This is an optimization exercise on Yosys and OpenROAD, whose aim is small area and a short achievable clock period, not a production implementation. In this exercise RTL edits were held to simulation tests only and were not proved equivalent to the original. Power figures rest on the tool's default switching activity, not on a simulated workload.

==> flow/design.v <==
module lzc_miao_8_old (
  input [7:0] in,
  output wire [2:0] out_z,
  output wire v
  );
  wire q1, q2, q3, q4, q5, q6, q7;
  wire g1, g2, g3, g4;
  assign q1 = !(in[7] | in[6]);
  assign q2 = !(in[7] | (!in[6] & in[5]));
  assign q3 = !(in[5] | in[4]);
  assign q4 = in[4] | in[6];
  assign q5 = !(in[3] | in[2]);
  assign q6 = !(in[3] | (!in[2] & in[1]));
  assign q7 = !(in[1] | in[0]);
  assign g1 = !(q1 & q3);
  assign g2 = !(q1 & (!q3 | q5));
  assign g3 = !(q2 & (q4 | q6));
  assign g4 = !(q5 & q7);
  assign out_z[0] = g3;
  assign out_z[1] = g2;
  assign out_z[2] = g1;
  assign v = (g1 | g4);
endmodule
module lzc_miao_16 (
  input [15:0] in,
  output wire [3:0] out_z,
  output wire v
  );
  wire [2:0] zh, zl;
  wire vh, vl;
  lzc_miao_8 lzc_8_h (.in (in[15:8]), .out_z (zh), .v (vh));
  lzc_miao_8 lzc_8_l (.in (in[7:0]), .out_z (zl), .v (vl));
  assign out_z[0] = !(!zh[0] & (!vh & zl[0]));
  assign out_z[1] = !(!zh[1] & (!vh & zl[1]));
  assign out_z[2] = !(!zh[2] & (!vh & zl[2]));
  assign out_z[3] = !vh;
  assign v = !(vh | vl);
endmodule
module miao_lzc32 (
  input  [31:0] in,
  output [4:0]  out_z,
  output        v
);
  wire [3:0] group_valid;
  wire [3:0] group_lzc [3:0];
  assign group_valid[3] = |in[31:24];
  assign group_lzc[3] = (in[31]) ? 3'd0 :
                        (in[30]) ? 3'd1 :
                        (in[29]) ? 3'd2 :
                        (in[28]) ? 3'd3 :
                        (in[27]) ? 3'd4 :
                        (in[26]) ? 3'd5 :
                        (in[25]) ? 3'd6 :
                        (in[24]) ? 3'd7 : 4'd8;
  assign group_valid[2] = |in[23:16];
  assign group_lzc[2] = (in[23]) ? 3'd0 :
                        (in[22]) ? 3'd1 :
                        (in[21]) ? 3'd2 :
                        (in[20]) ? 3'd3 :
                        (in[19]) ? 3'd4 :
                        (in[18]) ? 3'd5 :
                        (in[17]) ? 3'd6 :
                        (in[16]) ? 3'd7 : 4'd8;
  assign group_valid[1] = |in[15:8];
  assign group_lzc[1] = (in[15]) ? 3'd0 :
                        (in[14]) ? 3'd1 :
                        (in[13]) ? 3'd2 :
                        (in[12]) ? 3'd3 :
                        (in[11]) ? 3'd4 :
                        (in[10]) ? 3'd5 :
                        (in[9])  ? 3'd6 :
                        (in[8])  ? 3'd7 : 4'd8;
  assign group_valid[0] = |in[7:0];
  assign group_lzc[0] = (in[7]) ? 3'd0 :
                        (in[6]) ? 3'd1 :
                        (in[5]) ? 3'd2 :
                        (in[4]) ? 3'd3 :
                        (in[3]) ? 3'd4 :
                        (in[2]) ? 3'd5 :
                        (in[1]) ? 3'd6 :
                        (in[0]) ? 3'd7 : 4'd8;
  wire [1:0] sel;
  wire [1:0] sel2;
  assign sel = (group_valid[3]) ? 2'd3 :
               (group_valid[2]) ? 2'd2 :
               (group_valid[1]) ? 2'd1 :
               (group_valid[0]) ? 2'd0 : 2'd0;
  assign sel2 = (group_valid[3]) ? 2'd0 :
                (group_valid[2]) ? 2'd1 :
                (group_valid[1]) ? 2'd2 :
                (group_valid[0]) ? 2'd3 : 2'd0;
  wire [3:0] local_lzc;
  assign local_lzc = group_lzc[sel];
  assign out_z = {sel2,local_lzc[2:0]} ;
  assign v = |in;
endmodule
module int_to_fp32_pipeline (
    input wire         clk, rst,
    input  wire [31:0] int_in,
    output wire        Exception,
    output wire        Overflow,
    output wire        Underflow,
    output wire [31:0] result
);
wire        sign;
wire [31:0] abs_val;
wire [4:0]  leading_zeros;
wire [8:0]  exponent_raw;
wire [22:0] mantissa;
wire        round_up, guard_bit, round_bit, sticky_bit;
wire [55:0] shifted_val;
wire [31:0] int_abs_shifted;
wire [23:0] mantissa_round, mantissa_ext;
wire [8:0]  exponent_final;
wire        mantissa_overflow;
wire        is_zero;
wire [4:0] out_lzc;
wire v_lzc;
wire [5:0] num_bits, num_exp;
wire [22:0] mantissa_piece;
assign sign = int_in[31];
assign abs_val = sign ? (~int_in + 1) : int_in;
assign is_zero = (abs_val == 32'd0);
miao_lzc32 lzc32(
    .in     (abs_val),
    .out_z  (out_lzc),
    .v      (v_lzc)
  );
assign leading_zeros = out_lzc;
assign int_abs_shifted = abs_val << leading_zeros;
assign num_bits = 'd32 - leading_zeros;
assign num_exp = num_bits - 'b1;
reg is_zero_reg, sign_reg;
reg [5:0] num_exp_reg;
reg [31:0] int_abs_shifted_reg;
always @(posedge clk) begin
    if (!rst) begin
      is_zero_reg         <= 'b0;
      num_exp_reg         <= 'b0;
      int_abs_shifted_reg <= 'b0;
      sign_reg            <= 'b0;
    end else begin
      is_zero_reg         <= is_zero;
      num_exp_reg         <= num_exp;
      int_abs_shifted_reg <= int_abs_shifted;
      sign_reg            <= sign;
    end
end
assign mantissa_piece = int_abs_shifted_reg[31:8]; 
assign guard_bit  = int_abs_shifted_reg[7];  
assign round_bit  = int_abs_shifted_reg[6];  
assign sticky_bit = |int_abs_shifted_reg[5:0];  
assign round_up   = guard_bit & (round_bit | sticky_bit | mantissa_piece[0]);
assign mantissa_ext = {1'b0, mantissa_piece};  
assign mantissa_round = mantissa_ext + round_up;
assign mantissa_overflow = mantissa_round[23];  
assign mantissa = mantissa_overflow ? mantissa_round[22:0] >> 1 : mantissa_round[22:0];
assign exponent_raw = 8'd127 + num_exp_reg + mantissa_overflow;
assign exponent_final = is_zero_reg ? 8'd0 : exponent_raw;
assign Exception = 1'b0;  
assign Overflow  = (exponent_final[8] & !exponent_final[7]) && !is_zero_reg;
assign Underflow = !is_zero_reg && (~|exponent_final);
assign result    = is_zero_reg   ? 32'd0 :
                   Overflow  ? {sign_reg, 8'hFF, 23'd0} :
                   Underflow ? {sign_reg, 31'd0} :
                   {sign_reg, exponent_final[7:0], mantissa};
endmodule
module Multiplication_pipeline(
		input clk, rst,
		input [31:0] a_operand,
		input [31:0] b_operand,
		output exception, overflow, underflow,
		output [31:0] result
		);
wire sign,normalised,zero;
wire [8:0] exponent,sum_exponent, exponent_raw;
wire [22:0] product_mantissa;
wire [23:0] operand_a,operand_b;
wire [47:0] product,product_normalised;  
wire guard_bit, round_bit, sticky_bit, round_up;
assign sign = a_operand[31] ^ b_operand[31];
assign exception = (&a_operand[30:23]);
wire a_is_zero = (a_operand[30:23] == 8'd0) && (a_operand[22:0] == 23'd0);
assign operand_a = (|a_operand[30:23]) ? {1'b1,a_operand[22:0]} : {1'b0,a_operand[22:0]};
assign operand_b = {1'b1,b_operand[22:0]};
reg [23:0] op_a_reg, op_b_reg;
reg exception_reg, a_is_zero_reg, sign_reg;
reg [7:0] a_exponent_reg, b_exponent_reg;
always @ (posedge clk) begin
    if (!rst) begin
        op_a_reg       <= 'b0;  
        op_b_reg       <= 'b0;
        exception_reg  <= 'b0;
        a_is_zero_reg  <= 'b0;
        sign_reg       <= 'b0;
        a_exponent_reg <= 'b0; 
        b_exponent_reg <= 'b0;
    end else begin
        op_a_reg      <= operand_a;
        op_b_reg      <= operand_b;
        exception_reg <= exception;
        a_is_zero_reg <= a_is_zero;
        sign_reg      <= sign;
        a_exponent_reg <= a_operand[30:23]; 
        b_exponent_reg <= b_operand[30:23];
    end
end
assign product = op_a_reg * op_b_reg;	
assign sum_exponent = a_exponent_reg + b_exponent_reg;
assign exponent_raw = sum_exponent - 8'd127;
reg [47:0] product_reg;
reg [8:0] exponent_reg;
reg a_is_zero_reg2, exception_reg2, sign_reg2;
always @(posedge clk) begin
    if (!rst) begin
        product_reg    <= 'b0;
        exponent_reg   <= 'b0;
        a_is_zero_reg2 <= 'b0;
        exception_reg2 <= 'b0;
		  sign_reg2      <= 'b0;
    end else begin
        product_reg    <= product;
        exponent_reg   <= exponent_raw;
        a_is_zero_reg2 <= a_is_zero_reg;
        exception_reg2 <= exception_reg;
		  sign_reg2      <= sign_reg;
    end
end
assign normalised = product_reg[47];	
assign product_normalised = normalised ? product_reg : product_reg << 1;	
assign guard_bit = product_normalised[23];
assign round_bit = product_normalised[22];
assign sticky_bit = |product_normalised[21:0];
assign round_up = guard_bit & (round_bit | sticky_bit | product_normalised[24]);
assign product_mantissa = product_normalised[46:24] + round_up;
assign exponent = exponent_reg + normalised;
assign zero = exception_reg2 ? 1'b0 : a_is_zero_reg2 ? 1'b1 : ((product_mantissa == 23'd0) && (exponent == 8'd0));
assign overflow = ((exponent[8] & !exponent[7]) && !zero) ;  
assign underflow = ((exponent[8] & exponent[7]) && !zero) ? 1'b1 : 1'b0; 
assign result = exception_reg2 ? 32'd0 : zero ? {sign_reg2,31'd0} : overflow ? {sign_reg2,8'hFF,23'd0} : underflow ? {sign_reg2,31'd0} : {sign_reg2,exponent[7:0],product_mantissa};
endmodule
module dequantizer_block (
    input clk, rst,
    input [31:0] level_int,
    input is_weight,
    output reg [31:0] weight_fp_reg
);
    wire  [31:0] level_fp, qstep;
    wire  level_exception, level_overflow, level_underflow;
    int_to_fp32_pipeline int_to_fp (
		  .clk(clk),
		  .rst(rst),
        .int_in(level_int),
        .Exception(level_exception),
        .Overflow(level_overflow),
        .Underflow(level_underflow),
        .result(level_fp)
    );
    reg [31:0] level_fp_reg;
	 reg [31:0] qstep_reg1, qstep_reg2;
    always @(posedge clk) begin
        if (!rst) begin
            level_fp_reg <= 'b0;
				qstep_reg1 <= 'b0;
				qstep_reg2 <= 'b0;
        end else begin
            level_fp_reg <= level_fp;
				qstep_reg1 <= (is_weight) ? 32'h3abfffe0 : 32'h36200013;
				qstep_reg2 <= qstep_reg1;
		  end
    end
	 wire [31:0] weight_fp;
	 wire excp, ovfl, unfl;
	  Multiplication_pipeline multiplier (
		 .clk(clk),
		 .rst(rst),
		 .a_operand(level_fp_reg),
		 .b_operand(qstep_reg2),
		 .exception(excp),
		 .overflow(ovfl),
		 .underflow(unfl),
		 .result(weight_fp)
	  );
	  always @(posedge clk) begin
			if (!rst) begin
				weight_fp_reg = 'b0;
			end else begin
				weight_fp_reg = weight_fp;
			end
	  end
endmodule
==> flow/run.sh <==
#!/bin/bash
# synth_recipe.tcl (not shown) runs the flow's synth.tcl, then flattens the netlist and writes it again
# the make line also repeats each setting of config.mk as NAME=value (left out here)
make -C /OpenROAD-flow-scripts/flow DESIGN_CONFIG=/design/flow/config.mk WORK_HOME=/design/flow/orfs CLKGATE_MAP_FILE= SYNTH_SCRIPT=/design/flow/synth_recipe.tcl finish
==> flow/config.mk <==
export PLATFORM = sky130hd
export DESIGN_NAME = dequantizer_block
export DESIGN_NICKNAME = dequantizer_block
export VERILOG_FILES = /design/flow/design.v
export SDC_FILE = /design/flow/constraint.sdc
export NUM_CORES = 4
export LEC_CHECK = 0
export CAP_MARGIN = 20
export CORE_MARGIN = 2
export CORE_UTILIZATION = 40
export SLEW_MARGIN = 20
==> flow/constraint.sdc <==
create_clock -name core_clock -period 8.5 [get_ports {clk}]
set_input_delay 1.7000 -clock core_clock [delete_from_list [all_inputs] [get_ports {clk}]]
set_output_delay 1.7000 -clock core_clock [all_outputs]
set_load 0.01 [all_outputs]
Fig. 1: the metal 2 layer
Scale: 2 px per um. Cells faint in the background.
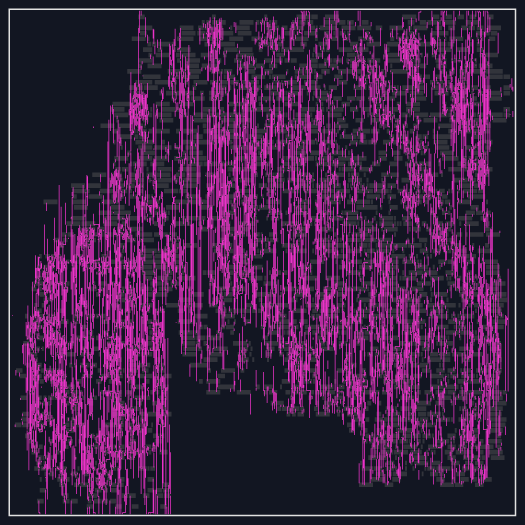
share of all routed wire	49%
main direction	vertical
longest straight run	74.8 um
nets with wire on the layer	2,846
met2 demand-to-capacity share in global routing: 0.392
final wirelength: 69,400 um
Vias: 19,400

Fig. 2: port wiring
Scale: 1.5 px per um.
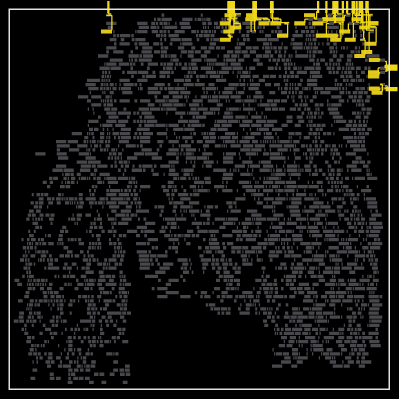
port	colour	direction	end cells	buffers	wire
weight_fp_reg	yellow	output	32	32	536 um
Top-Level Pins: 67
number of I/O port buffers: 66

==> results.sh <==
export IMPL_period_minus_slack_ns=7.93
export IMPL_synth_sequential_area_ratio=0.168
export IMPL_clkLatencyLatePin_ns=0.55
export IMPL_worst_path_most_repeated_cell="fa_1"
export IMPL_synthDistinctLibCells=93
export IMPL_grt_util_met3=0.0184
export IMPL_postSynth_asyncResetShare=0
export IMPL_worst_path_stages=24
export IMPL_most_area_consuming_cells_after_synthesis="fa_1 (22%), dfxtp_1 (17%), ha_1 (14%)"
export IMPL_multi_input_gate_area_in_the_final_layout_um2=18300
export IMPL_grtUsageMet1=0.289
export IMPL_leakage_nw=13.4
export IMPL_startpoint="multiplier.op_b_reg[20]"
export IMPL_tritoncts_num_sinks=207
export IMPL_worst_setup_path_type="flip-flop to flip-flop"
export IMPL_routed_via_density=5.35
export IMPL_power_density_nw_per_um2=103
export IMPL_average_cell_area_after_synthesis_um2=8.82
export IMPL_start_kind="flip-flop"
export IMPL_total_count_of_hold_check_failures_in_the_final_report=0
export IMPL_final_hold_worst_slack_ns=0.431
export IMPL_grt_pass1_wl_um=111000
export IMPL_worstPathArrival_ns=8.35
export IMPL_global_route_total_overflow=0
export IMPL_cap_viol_max_count=0
export IMPL_path_delay_family="adder cells"
export IMPL_placement_setup_worst_slack_ns=0.385
export IMPL_clkSlewWorstSetupHoldPaths_ns=0.06
export IMPL_total_die_area_um2=63700
export IMPL_tightest_slew_ns=1.10
export IMPL_run_status="no timing/DRC/antenna violations"
export IMPL_yosys_cell_count_top_type="inv_1"
export IMPL_cts_buffers=24
export IMPL_synth_edf_count=0
export IMPL_first_pass_iters=5
export IMPL_sequential_cell_area_um2=4150
export IMPL_setup_tns_ns=0
export IMPL_overall_routing_resource_usage=0.220
export IMPL_cts_tree="yes"
export IMPL_drt_initial_drc_count=1181
export IMPL_fraction_of_final_layout_cells_sized_beyond_drive_strength_1=0.0481
export IMPL_holdCritPathClass="flip-flop to flip-flop"
Fig. 3: routing congestion
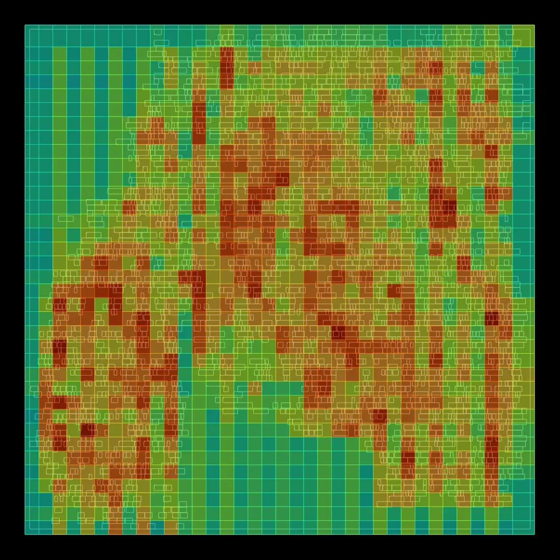
grt peak-use layer: met2
Final Core Density: 0.438
average wire per cell in the routed design: 19.2 um

-- layout by cell type, fill, tap and decap left out, drive strengths merged, types with 55 or more instances in the layout --
cell type      netlist  routed
fa                 267     267
clkdlybuf4s50        0      65
nand2              116     116
nand3               59      59
nor2               182     182
a21oi              109     109
nor3                59      59
a21o                66      66
xnor2              112     112
ha                 278     278
xor2                69      69
inv                489     490
and2               166     166
o21ai               55      55
dfxtp              207     207
-- cell families (layout without fill, tap and decap cells) --
| logic type | Yosys count | count (layout) | synth area share |
|---|---|---|---|
| compound gates | 436 | 436 | 0.124 |
| xor+xnor | 181 | 181 | 0.0646 |
| fa+ha+maj | 546 | 546 | 0.358 |
| buf+inv | 590 | 623 | 0.0915 |
| flops | 207 | 207 | 0.168 |
| mux | 70 | 70 | 0.0301 |
| simple gates | 766 | 766 | 0.163 |
-- worst min path at each step --
stage | slack (ns) | cells after the start | end | from
finish | 0.43 | 1 | multiplier.sign_reg | level_fp_reg[31]
global route | 0.44 | 1 | multiplier.sign_reg | level_fp_reg[31]
CTS | 0.44 | 1 | multiplier.sign_reg | level_fp_reg[31]
detailed placement | 0.42 | 1 | multiplier.sign_reg | level_fp_reg[31]
global placement | 0.42 | 1 | qstep_reg2[26] | qstep_reg1[26]
floorplan | 0.41 | 1 | level_fp_reg[31] | int_to_fp.sign_reg
-- what timing repair did --
item	4_1_cts	5_1_grt
hold buffers	0	0
buffers inserted	0	4
endpoints found under the hold margin	0	0
setup endpoints to repair	0	5
resized for setup	0	2
-- final cells by class --
class / count / area share
flip-flops and latches: 207 / 0.154
clock buffers: 37 / 0.0268
multi-input cells: 1999 / 0.680
well taps: 790 / 0.0368
clock inverters: 6 / 0.00265
repair buffers: 91 / 0.0314
inverters: 489 / 0.0684
-- per-layer routing --
metal	up-vias	wire, um
met1	9429	31200
met3	103	2650
met5	-	0
met2	510	33800
met4	0	1750
li1	9316	-
-- through the flow --
stage          power [mW]  cells  cell area (um^2)
4_1_cts              2.80   3615             26800
6_report             2.78   3619             26900
2_1_floorplan        1.57   2796             24700
3_3_place_gp         1.79   3572             26100
3_5_place_dp         1.80   3572             26100
5_1_grt              2.92   3619             26900
-- power by group --
part	internal, mW	total [mW]	switching [mW]
Combinational	0.269	0.677	0.409
Clock	0.588	0.996	0.408
Sequential	1.04	1.11	0.0669

## static timing again, ports no longer ideal
The flow's constraints put no driver on any port. The routed layout listed below was extracted and timed again, unchanged, in two steps. Step 1 sets driving cells, clkbuf_16 on the clock port and buf_2 on the other inputs (assumed; they add their load-dependent delay and slew). Step 2 times the ports against the registers' clock, not the clock port: input delays grow and output delays shrink by t, the midpoint of the rising clock arrivals with the driver on. Three values: ideal, step 1, step 2; two values: the first two.
t, ns: 0.604
slack for setup (ns): 0.567 / 0.567 / 0.567
worst hold slack (ns): 0.431 / 0.431 / 0.431
After both steps setup and hold are still met in this run. For this run, drivers alone change the setup slack by 0.000 ns; drivers and shift together by 0.000 ns.
